From an optimization exercise on the open Yosys and OpenROAD flow, aimed at small area; shortcuts taken in it are not production practice. Only simulation tests tie the RTL to the original design; equivalence was not proved. The series may have gaps, and a smaller design here may also do less where the tests do not look. Power is estimated from default activity; no workload was simulated.

## flow/design.v in outline (module list and top-level ports)
// module sync_signle_bit: 42 lines
// module sync_reset: 16 lines
// module rifl_sync_fifo: 92 lines
// module scrambler: 21 lines
// module rifl_scramble_cntrl: 143 lines
// module rifl_encode: 31 lines
// module tx_controller: 158 lines
// module rifl_shiftreg: 37 lines
// module tx_dwidth_conv: 34 lines
// module vcode_gen: 79 lines
// module rifl_tx: 110 lines
// module rx_aligner: 83 lines
// module rx_up_detector: 23 lines
// module rx_align_detector: 92 lines
// module vcode_val: 141 lines
// module rx_controller: 50 lines
// module rx_cdc: 50 lines
// module remote_fc_detector: 19 lines
// module rx_dwidth_conv: 8 lines
// module rifl_rx: 164 lines
// module tx_spatial_cb: 41 lines
// module rx_spatial_cb: 36 lines
// module rifl_core: 160 lines
// module rifl_rst_gen: 26 lines
// module tx_axis_conv: 72 lines
// module rx_axis_conv: 99 lines
// module rifl_link: 163 lines
module rifl_link #
(
    parameter int GT_WIDTH = 64,
    parameter int USER_WIDTH = 64,
    parameter int FRAME_WIDTH = 64,
    parameter int FRAME_ID_WIDTH = 6,
    parameter int FRAME_FREQ = 161
)
(
    input logic clk,
    input logic rst,
    input logic [GT_WIDTH-1:0] gt_rx_data,
    output logic [GT_WIDTH-1:0] gt_tx_data,
    input logic [USER_WIDTH-1:0] s_axis_tdata,
    input logic [USER_WIDTH/8-1:0] s_axis_tkeep,
    input logic s_axis_tlast,
    input logic s_axis_tvalid,
    output logic s_axis_tready,
    output logic [USER_WIDTH-1:0] m_axis_tdata,
    output logic [USER_WIDTH/8-1:0] m_axis_tkeep,
    output logic m_axis_tlast,
    output logic m_axis_tvalid,
    input logic m_axis_tready,
    input logic compensate,
    output logic tx_state_init,
    output logic tx_state_send_pause,
    output logic tx_state_pause,
    output logic tx_state_send_retrans,
    output logic tx_state_retrans,
    output logic tx_state_normal,
    output logic rx_up,
    output logic rx_aligned,
    output logic rx_error,
    output logic rx_pause_request,
    output logic rx_retrans_request,
    output logic local_fc,
    output logic remote_fc
);
  // ...
==> flow/flow/run.sh <==
#!/bin/bash
# Layout flow: the standard layout (standard.sh) with three changes.
#  1. Synthesis maps the logic with an area-oriented ABC script
#     (flow/abc_area.script) in place of ORFS's delay-oriented one; everything
#     else in synth_recipe.tcl is unchanged, so the registers are the same.
#  2. Clock tree synthesis clusters up to 22 sinks within 80 um per leaf
#     buffer and inserts no dummy loads.
#  3. After global routing, antennas are repaired once more with a margin
#     (flow/grt_antenna.tcl), so that detailed routing leaves fewer of them,
#     and the repair after detailed routing may take up to 8 rounds.
# make's output, with every tool's log, goes to flow_make.log; ORFS keeps each
# step's log under orfs/logs/.
set -euo pipefail
W=$(pwd)
cat > "$W/flow_synth.tcl" <<EOT
proc abc {args} {
  set i [lsearch -exact \$args -script]
  if {\$i >= 0} { lset args [expr {\$i + 1}] {$W/flow/abc_area.script} }
  yosys abc {*}\$args
}
source {$W/synth_recipe.tcl}
EOT
sed "s#SYNTH_SCRIPT=[^ ]*#SYNTH_SCRIPT=$W/flow_synth.tcl#" standard.sh > flow_standard.sh
grep -q "SYNTH_SCRIPT=$W/flow_synth.tcl" flow_standard.sh
export CTS_ARGS="-sink_clustering_enable -repair_clock_nets -sink_clustering_size 22 -sink_clustering_max_diameter 80 -dont_use_dummy_load"
export POST_GLOBAL_ROUTE_TCL="$W/flow/grt_antenna.tcl"
export MAX_REPAIR_ANTENNAS_ITER_DRT=8
bash flow_standard.sh > flow_make.log 2>&1
==> flow/flow/abc_area.script <==
&get -n
&st
&dc2
&dch
&nf -R 1000
&put
==> flow/flow/grt_antenna.tcl <==
repair_antennas -ratio_margin 80 -iterations 5
check_placement -verbose
==> flow/standard.sh <==
#!/bin/bash
# synth_recipe.tcl (not shown) runs the flow's synth.tcl, then flattens the netlist and writes it again
# the make line also repeats each setting of config.mk as NAME=value (left out here)
make -C /OpenROAD-flow-scripts/flow DESIGN_CONFIG=/design/flow/config.mk WORK_HOME=/design/flow/orfs CLKGATE_MAP_FILE= SYNTH_SCRIPT=/design/flow/synth_recipe.tcl "${@:-finish}"
==> flow/config.mk <==
export PLATFORM = sky130hd
export DESIGN_NAME = rifl_link
export DESIGN_NICKNAME = rifl_link
export VERILOG_FILES = /design/flow/design.v
export SDC_FILE = /design/flow/constraint.sdc
export NUM_CORES = 8
export LEC_CHECK = 0
export CAP_MARGIN = 40
export CORE_MARGIN = 2
export CORE_UTILIZATION = 30
export SETUP_SLACK_MARGIN = 0.2
export SLEW_MARGIN = 40
export SYNTH_MEMORY_MAX_BITS = 16384
==> flow/constraint.sdc <==
create_clock -name core_clock -period 8.0 [get_ports {clk}]
set_input_delay 1.6000 -clock core_clock [delete_from_list [all_inputs] [get_ports {clk}]]
set_output_delay 1.6000 -clock core_clock [all_outputs]
set_load 0.01 [all_outputs]
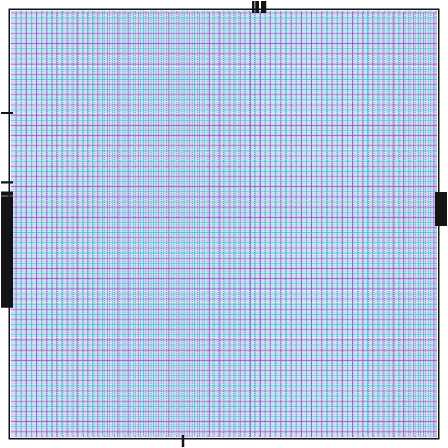
Figure 1: run 1, PDN straps and rails.
Pins as bars on the die edge. Tap cells in grey.
VDD -> cyan
VSS -> purple
tap cells = 17,179
rows = 417
core area: 1,290,000 µm²
Peak VDD IR: 3.91 mV
Die Y: 1140 µm

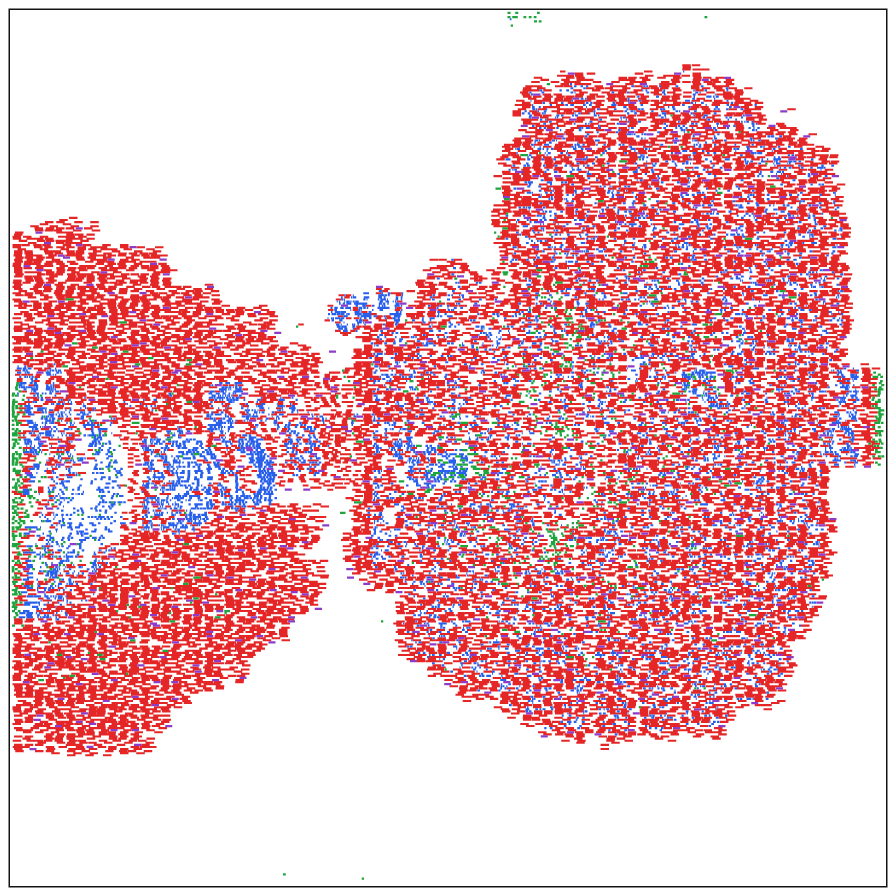
Figure 2: run 1, cell classes on the final placement.
remaining buffers and delay cells -> green  # cells 1,085, share of their area 2.6%
registers -> red  # cells 11,344, share of their area 80%
remaining logic cells -> blue  # cells 7,541, share of their area 13%
clock-net drivers -> purple  # cells 622, share of their area 3.8%
sequential share of cell area: 73.7%
Finished Core Util: 35.0%

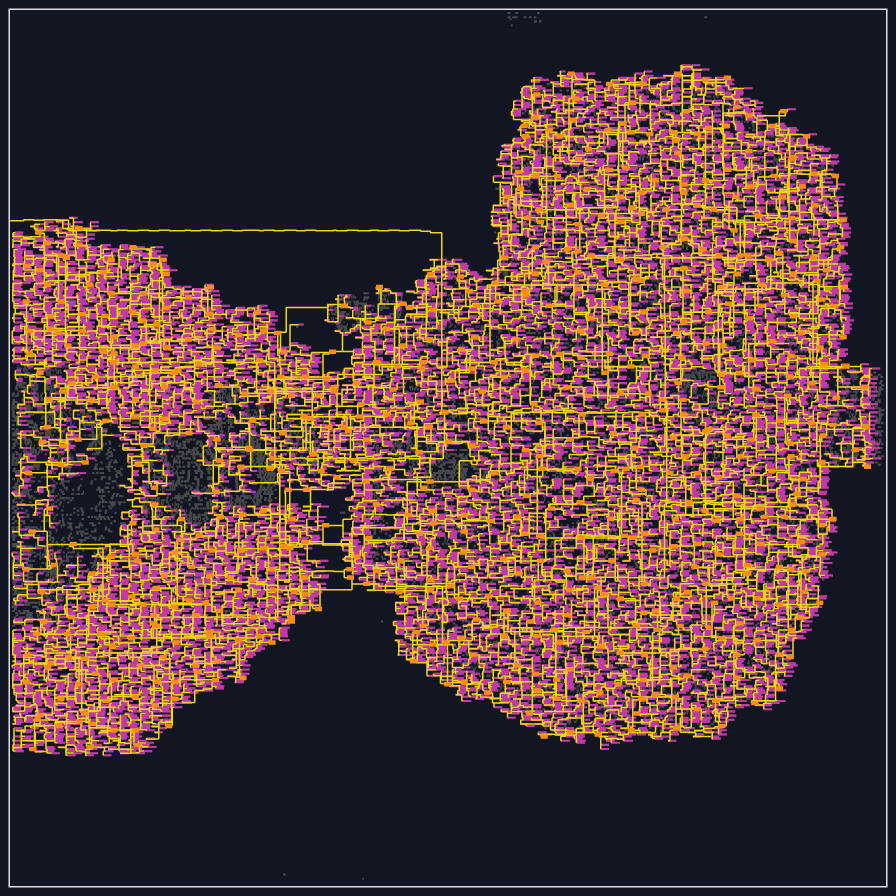
Figure 3: run 1, clock distribution.
clock wires -> yellow  # length 121 mm
clock-net drivers -> orange  # count 622
flip-flops -> magenta  # count 11,344
routed clock nets = 623
clock network fraction of design power: 18.1%
worst-skew pair later-pin latency: 1.19 ns
Clock Skew: 0.220 ns
Clk power: 32.4 mW

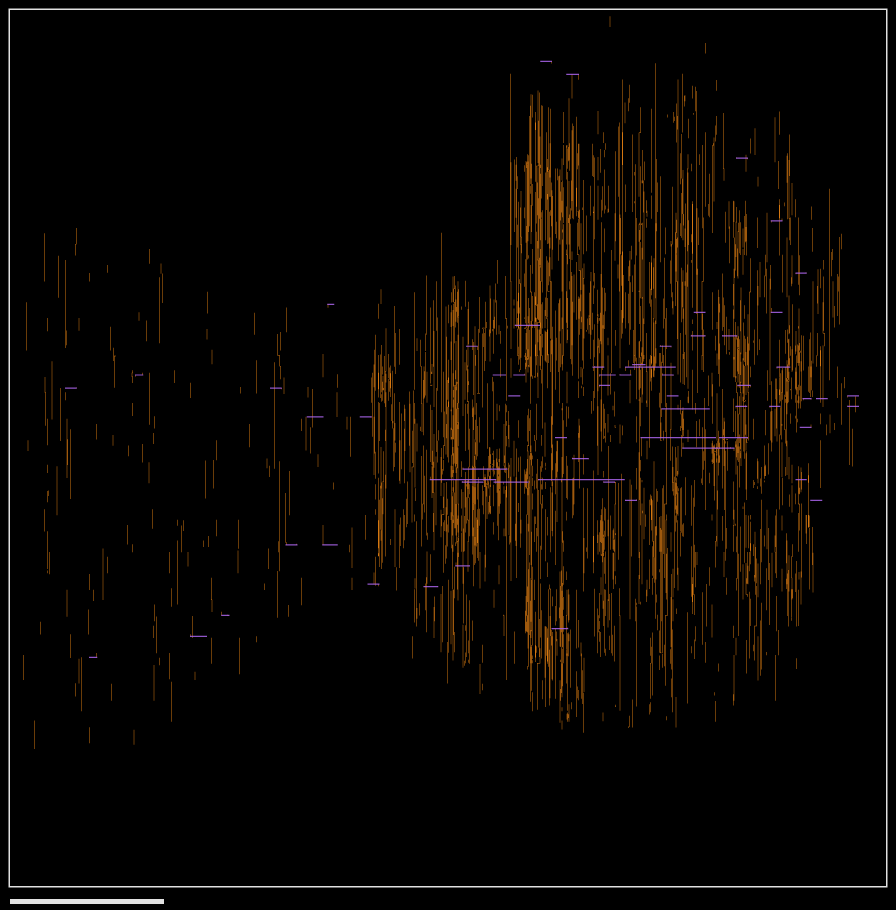
Figure 4: run 1, routed metal, one colour a layer.
The bar under the picture is 200 µm long. Two of the layers only.
M5 -> purple  # wire length 1,420 µm
M4 -> orange  # wire length 81.2 mm
wire per inst: 31.6 µm
vias: 236,000
final wirelength: 1,380,000 µm
GRT Resource Usage Total: 19.9%

==> results.toml, run 1 <==
[place]
dp_hpwl_um = 847000
place_ws_ns = 0.409
post_dp_cell_area_um2 = 419000
place_inst = 37100
numPortBuffers = 293
gp_congestion = 0.941

[floorplanning]
dieArea_um2 = 1300000
initial_utilization_pct = 30.1
ios = 294
fp.dieW_um = 1140
rows = 417
tap_cells = 17200

[global_routing]
met3_usage_pct = 8.41
grt_pass1_wl_um = 1790000
grt_antenna_before_repair = 209
overflow = 0
grt_use_met1_pct = 26.6
met2_usage_pct = 27.4
grt_max_degree = 181
top_usage_layer = "met2"

[finish]
antenna_cells = 6089
design_area_um2 = 451000
nFlopsAndLatches = 11300
clock_cell_area_share_pct = 3.45
final_cell_mix = "edfxtp_1 (10,500), a222oi_1 (1,316), nand2_1 (796)"
multi_input_area_share_pct = 12.2
multi_input_area_um2 = 54800
fill_cells = 120000
stdcell_count = 43900
nets = 20800
largest_class = "registers"
syn_to_final_growth_pct = 16.6
area_share_nonclk_buffers_pct = 2.39
inv_count = 145
layout_commonest_cell = "edfxtp_1"
seqCellArea_um2 = 333000
multi_input_gates = 7396
final_layout_size_suffix_gt1_share_pct = 8.50

[min_path]
hp-class = "flop to flop"
hold_depth = 0

[sta]
setup_ws_ns = 0.553
slew_headroom_pct = 6.67
tns_ns = 0
hold_ws_ns = 0.308
worstMarginPinSlew_ns = 1.40
post-route-period-util_pct = 93.1
finalHoldViolations = 0
fin_crit_ns = 7.45
setup_viol = 0
slew_violations = 0
timing.fmax_mhz = 134

[yosys]
synth.avg_cell_area_um2 = 20.5
mappedNetlistArea_um2 = 387000
syn_inst = 18900
yosysWarnings = 23

[pwr]
seq_power_share_pct = 36.7
pwr-share-comb_pct = 45.1
p_seq_mw = 65.6
switching_share_pct = 35.1
internal-power_mw = 116
p_leak_nw = 140
power_mw = 179
top_power_group = "combinational logic"
p_switching_mw = 62.6

[status]
outcome = "no timing/DRC/antenna violations"

[worst_setup_path]
crit_chain = "and2_4 > buf_4 > a221oi_1 > nand3_1 > nor2_1 > nand4_1 > nor4_1 > buf_4 > a21oi_1 > a31oi_2 > buf_4 > clkinv_1 > o21ai_2 > a21oi_2 > or2_4 > buf_12 > buf_12 > buf_12 > buf_16 > buf_12 > buf_16"
rr_worst_depth = 21
crit_type = "flop to flop"
crit_family = "buffers and inverters"
reg2reg_slack_ns = 0.55
cp-end-kind = "flop"
cpPeakStageDelay_ns = 0.79
critical_path_buf_inv_count = 10
worstPathRequired_ns = 8.72
cp_common_cell = "buf_12"
cp_slowest_cell = "dfxtp_1"
startpoint_type = "flop"
worst-path-max-fanout = 115
cp.depth = 21
cp.arrival_ns = 8.17

[detailed_routing]
drt_iter0_drc = 69500
drt_pass1_iterations = 14
vias_per_cell = 5.38
dr.max_layer_used = "met5"
dr_wl_met3_um = 256000
route.detailed.drc = 0
ant_nets = 0

[clocking]
hold_buffers = 0
cts_max_level = 6
clkTransAtPathRegs_ns = 0.08
cts_made_buffers = 622
cts_root_buf = "clkbuf_16"
cts_tree = "built"

[job]
cap_viol_max_count = 0
==> inputs of run 2 (changes only) <==
--- a/flow/flow/run.sh
+++ b/flow/flow/run.sh
@@ -4,5 +4,5 @@
 #     (flow/abc_area.script) in place of ORFS's delay-oriented one; everything
 #     else in synth_recipe.tcl is unchanged, so the registers are the same.
-#  2. Clock tree synthesis clusters up to 22 sinks within 80 um per leaf
+#  2. Clock tree synthesis clusters up to 24 sinks within 80 um per leaf
 #     buffer and inserts no dummy loads.
 #  3. After global routing, antennas are repaired once more with a margin
@@ -23,5 +23,5 @@
 sed "s#SYNTH_SCRIPT=[^ ]*#SYNTH_SCRIPT=$W/flow_synth.tcl#" standard.sh > flow_standard.sh
 grep -q "SYNTH_SCRIPT=$W/flow_synth.tcl" flow_standard.sh
-export CTS_ARGS="-sink_clustering_enable -repair_clock_nets -sink_clustering_size 22 -sink_clustering_max_diameter 80 -dont_use_dummy_load"
+export CTS_ARGS="-sink_clustering_enable -repair_clock_nets -sink_clustering_size 24 -sink_clustering_max_diameter 80 -dont_use_dummy_load"
 export POST_GLOBAL_ROUTE_TCL="$W/flow/grt_antenna.tcl"
 export MAX_REPAIR_ANTENNAS_ITER_DRT=8
==> flow/flow/grt_antenna.tcl (replaced) <==
repair_antennas -ratio_margin 60 -iterations 5
check_placement -verbose
--- a/flow/config.mk
+++ b/flow/config.mk
@@ -8,5 +8,5 @@
 export CAP_MARGIN = 40
 export CORE_MARGIN = 2
-export CORE_UTILIZATION = 30
+export CORE_UTILIZATION = 35
 export SETUP_SLACK_MARGIN = 0.2
 export SLEW_MARGIN = 40
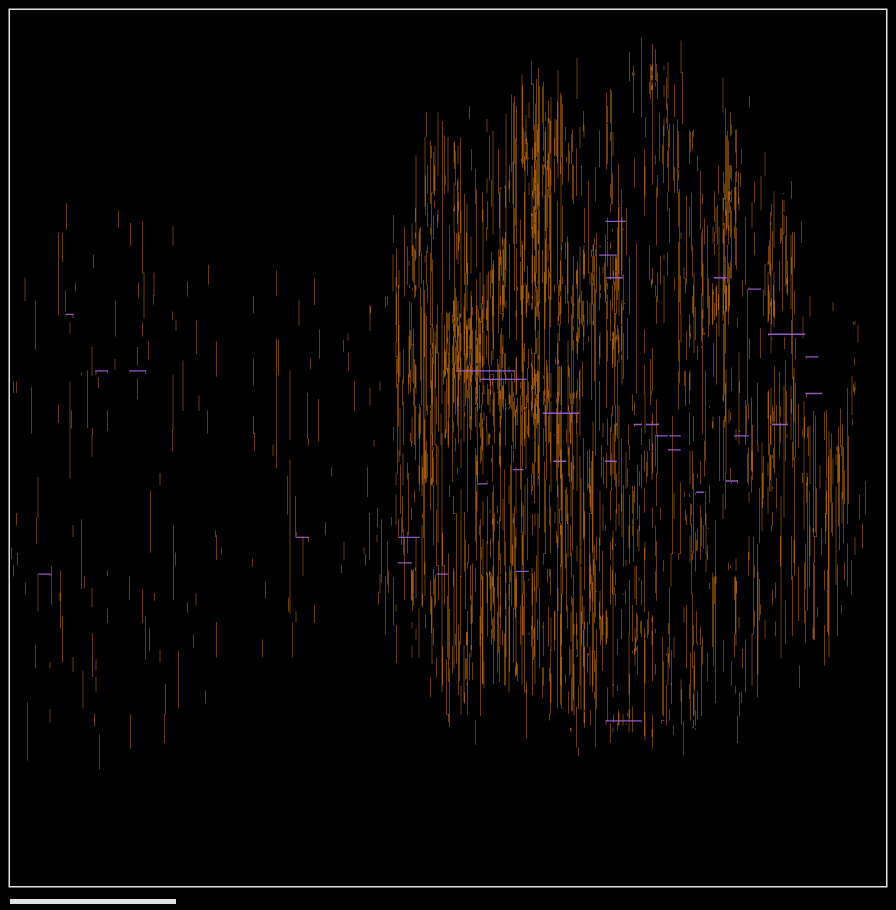
Figure 5: run 2, routed metal, one colour a layer.
The bar under the picture is 200 µm long. Two of the layers only.
M4 -> orange  # wire length 80.5 mm
M5 -> purple  # wire length 668 µm
wire per inst: 37.1 µm
final wirelength: 1,350,000 µm
GRT Resource Usage Total: 23.2%

==> run 2 against run 1 <==
Count of clock-buffer cells in the layout fell by 39. Worst setup slack improved by 0.25 ns. First-iteration DRC count fell by 3.2%. Die area fell by 14%. Clock power fell by 4%. Final area fell by 3.7%. Hold slack got worse by 0.022 ns. Still clean on timing, DRC and antenna. Clock skew fell by 0.057 ns. Utilization rose by 4.3 points. Sequential cell count did not move. Cell count fell by 17%.
==> results.toml, run 2 <==
[finish]
nFlopsAndLatches = 11300
final_util_pct = 39.4
multi_input_area_um2 = 54800
antenna_cells = 1163
stdcell_count = 36400
seqCellArea_um2 = 333000
fill_cells = 98500
layout_commonest_cell = "edfxtp_1"
sh_seq_area_pct = 76.6
area_share_nonclk_buffers_pct = 2.37
syn_to_final_growth_pct = 12.3
clock_cell_area_share_pct = 3.36
multi_input_area_share_pct = 12.6
largest_class = "registers"
multi_input_gates = 7396
inv_count = 145
design_area_um2 = 434000
n_all_buffers = 1066
final_layout_size_suffix_gt1_share_pct = 8.14
nets = 20700
final_cell_mix = "edfxtp_1 (10,500), a222oi_1 (1,316), nand2_1 (797), dfxtp_1 (797), a22oi_1 (743)"

[worst_setup_path]
crit_family = "XOR/XNOR gates"
cp_slowest_cell = "dfxtp_4"
cp_common_cell = "xnor2_1"
startpoint_type = "flop"
cp.arrival_ns = 8.14
cpPeakStageDelay_ns = 0.59
reg2reg_slack_ns = 0.81
rr_worst_depth = 27
cp.depth = 27
cp-end-kind = "flop"
worst-path-max-fanout = 36
worstPathRequired_ns = 8.95
crit_type = "flop to flop"
critical_path_buf_inv_count = 2

[sta]
finalHoldViolations = 0
post-route-period-util_pct = 89.9
tns_ns = 0
slew_violations = 0
hold_ws_ns = 0.286
fin_crit_ns = 7.19
setup_ws_ns = 0.805
worstMarginPinSlew_ns = 1.10
setup_viol = 0
timing.fmax_mhz = 139
slew_headroom_pct = 26.7

[pwr]
seq_power_share_pct = 35.1
power_mw = 187
power_density_nw_per_um2 = 431
p_switching_mw = 66.2
clock_power_share_pct = 16.7
pg_comb_mw = 90.2
pwr-share-comb_pct = 48.2
irDropWorstVdd_mv = 4.45
internal-power_mw = 121
top_power_group = "combinational logic"
switching_share_pct = 35.4
p_leak_nw = 139
p_seq_mw = 65.7

[global_routing]
grt_max_degree = 177
overflow = 0
met3_usage_pct = 9.48
top_usage_layer = "met2"
grt_pass1_vias = 201000
met2_usage_pct = 32.7
grt_pass1_wl_um = 1780000
grt_use_met1_pct = 30.9
grt_antenna_before_repair = 206

[yosys]
mappedNetlistArea_um2 = 387000
syn_inst = 18900
synth_nets = 19100
yosysWarnings = 23
synth.avg_cell_area_um2 = 20.5

[detailed_routing]
route.detailed.drc = 0
drt_iter0_drc = 67300
dr.max_layer_used = "met5"
vias_per_cell = 6.18
drt_pass1_iterations = 14
dr_wl_met3_um = 246000
ant_nets = 0
met1_length_um = 468000
vias = 225000

[floorplanning]
rows = 386
tap_cells = 14700
fp.dieW_um = 1060
dieArea_um2 = 1110000
core_area_um2 = 1100000
ios = 294
die_h_um = 1060
initial_utilization_pct = 35.1

[clocking]
hold_buffers = 0
cts_max_path_buffers = 5
clk_latency_ns = 1.15
cts_root_buf = "clkbuf_16"
clkTransAtPathRegs_ns = 0.10
cts_max_level = 6
clock-sinks = 11300
cts_resized = 0
postCtsSetupBuffers = 0
cts_tree = "built"

[job]
cap_viol_max_count = 0

[place]
gp_congestion = 0.960
post_dp_cell_area_um2 = 416000
place_ws_ns = 0.508
place_inst = 34700
numPortBuffers = 293
dp_hpwl_um = 839000

[min_path]
hold_depth = 0
hp-class = "flop to flop"

[status]
outcome = "no timing/DRC/antenna violations"
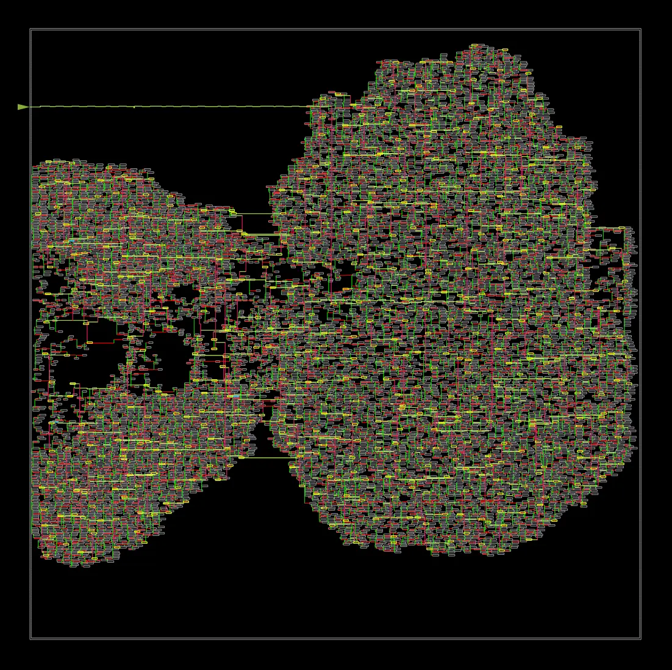
Figure 6: run 2, clock nets.
TritonCTS Buffers: 583
Clk power: 31.2 mW
CLK BUF: 583
Clock Skew: 0.163 ns

==> inputs of run 3 (changes only) <==
==> flow/flow/grt_antenna.tcl (replaced) <==
repair_antennas -ratio_margin 50 -iterations 5
check_placement -verbose
--- a/flow/config.mk
+++ b/flow/config.mk
@@ -8,5 +8,5 @@
 export CAP_MARGIN = 40
 export CORE_MARGIN = 2
-export CORE_UTILIZATION = 35
+export CORE_UTILIZATION = 40
 export SETUP_SLACK_MARGIN = 0.2
 export SLEW_MARGIN = 40
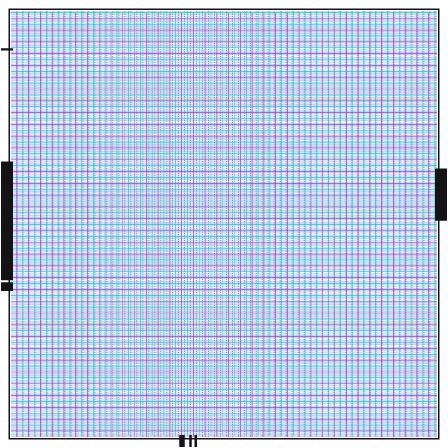
Figure 7: run 3, PDN straps and rails.
Pins as bars on the die edge. Tap cells in grey.
VSS -> purple
VDD -> cyan
rows = 361
tap cells = 12,886
met5 straps = 72
core area: 965,000 µm²
Die Y: 987 µm
Horiz. Die Dim: 987 µm
Peak VDD IR: 4.39 mV

==> run 3 against run 2 <==
Sequential share of layout area is 0.52 points higher. Non-clock buffer count is 43 higher. Clock skew fell by 0.019 ns. Count of clock-buffer cells in the layout grew 12. Sequential power hardly changed. Still clean on timing, DRC and antenna. Synthesized cell count unchanged. Cell count fell by 6.5%. Highest routed layer unchanged. Area after synthesis unchanged.
==> results.toml, run 3 <==
[status]
outcome = "no timing/DRC/antenna violations"

[global_routing]
grt_antenna_before_repair = 212
grt_pass1_wl_um = 1770000
met3_usage_pct = 10.7
top_usage_layer = "met2"
grt_pass1_vias = 201000
grt_max_degree = 172
grt_use_met1_pct = 36.3

[job]
cap_viol_max_count = 0

[worst_setup_path]
cpPeakStageDelay_ns = 0.64
cp-end-kind = "flop"
rr_worst_depth = 30
startpoint_type = "flop"
crit_type = "flop to flop"
cp_common_cell = "xnor2_1"
cp.arrival_ns = 8.30

[sta]
setup_ws_ns = 0.693
worstMarginPinSlew_ns = 1.06
finalHoldViolations = 0
slew_headroom_pct = 29.1
post-route-period-util_pct = 91.3
fin_skew_ns = 0.144
fin_crit_ns = 7.31

[place]
gp_congestion = 0.952
place_ws_ns = 0.495
numPortBuffers = 293
post_dp_cell_area_um2 = 414000

[floorplanning]
tap_cells = 12900
initial_utilization_pct = 40.1
dieArea_um2 = 975000
ios = 294

[detailed_routing]
drt_pass1_iterations = 13
drt_iter0_drc = 66500
vias_per_cell = 6.60
wl_per_cell_um = 39.7
ant_nets = 0
wl_um = 1350000
met1_length_um = 471000

[yosys]
synth_nets = 19100
mappedNetlistArea_um2 = 387000
syn_inst = 18900
yosysWarnings = 23

[clocking]
cts_made_buffers = 595
clock-sinks = 11300
clkTransAtPathRegs_ns = 0.09
clk_latency_ns = 1.14
cts_max_level = 6
hold_buffers = 0
cts_tree = "built"
cts_root_buf = "clkbuf_16"

[finish]
final_cell_mix = "edfxtp_1 (10,500), a222oi_1 (1,316), dfxtp_1 (801)"
multi_input_gates = 7396
seqCellArea_um2 = 333000
clock_cell_area_share_pct = 3.45
multi_input_area_share_pct = 12.7
stdcell_count = 34100
antenna_cells = 592

[pwr]
seq_power_share_pct = 35.7
power_clock_mw = 31.4
p_leak_nw = 140
pg_comb_mw = 87.1
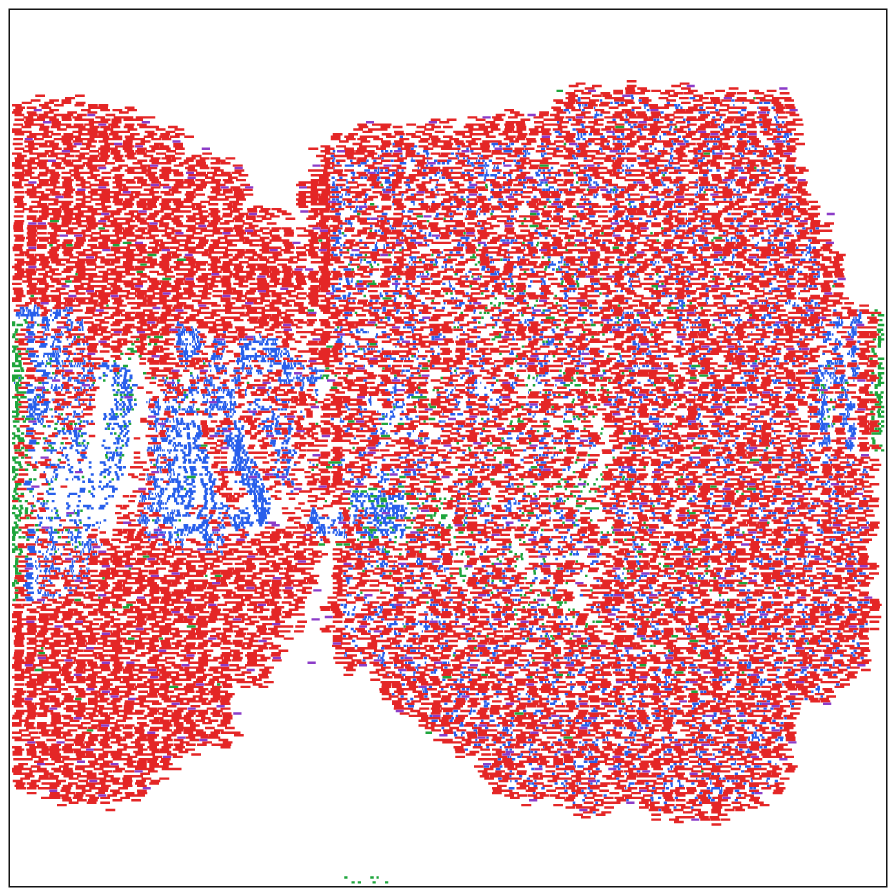
Figure 8: run 3, cell classes on the final placement.
remaining logic cells -> blue  # cells 7,541, share of their area 13%
clock-net drivers -> purple  # cells 595, share of their area 3.6%
remaining buffers and delay cells -> green  # cells 1,109, share of their area 2.6%
registers -> red  # cells 11,344, share of their area 80%
sequential share of cell area: 77.1%
Finished Core Util: 44.7%
Design Area, Final: 431,000 µm²
Rows: 361

port drivers added, routing unchanged:
In the flow no input, the clock included, has a driving cell. The finished layouts below were timed again as built, in two steps.
Step 1, drivers: a clkbuf_16 drives clk and a buf_2 each remaining input, both assumed.
Step 2, shift: input delay + t, output delay - t, t = (earliest + latest rising clock arrival at the registers) / 2. This alone moves slack from input paths to output paths.
Slacks: ideal ports / drivers / drivers and shift; pairs: ideal ports / drivers.
run | shift t [ns] | setup WS [ns] | worst hold slack (ns) | clock arrival spread, ns | cell pins on the clock port's net
run 1 | 1.214 | 0.553 / 0.553 / 0.553 | 0.308 / 0.308 / 0.308 | 0.220 / 0.220 | 1
run 2 | 1.196 | 0.805 / 0.805 / 0.805 | 0.286 / 0.286 / 0.286 | 0.209 / 0.210 | 1
run 3 | 1.229 | 0.693 / 0.693 / 0.693 | 0.320 / 0.320 / 0.320 | 0.176 / 0.176 | 1
After both steps setup and hold are still met in every run listed.
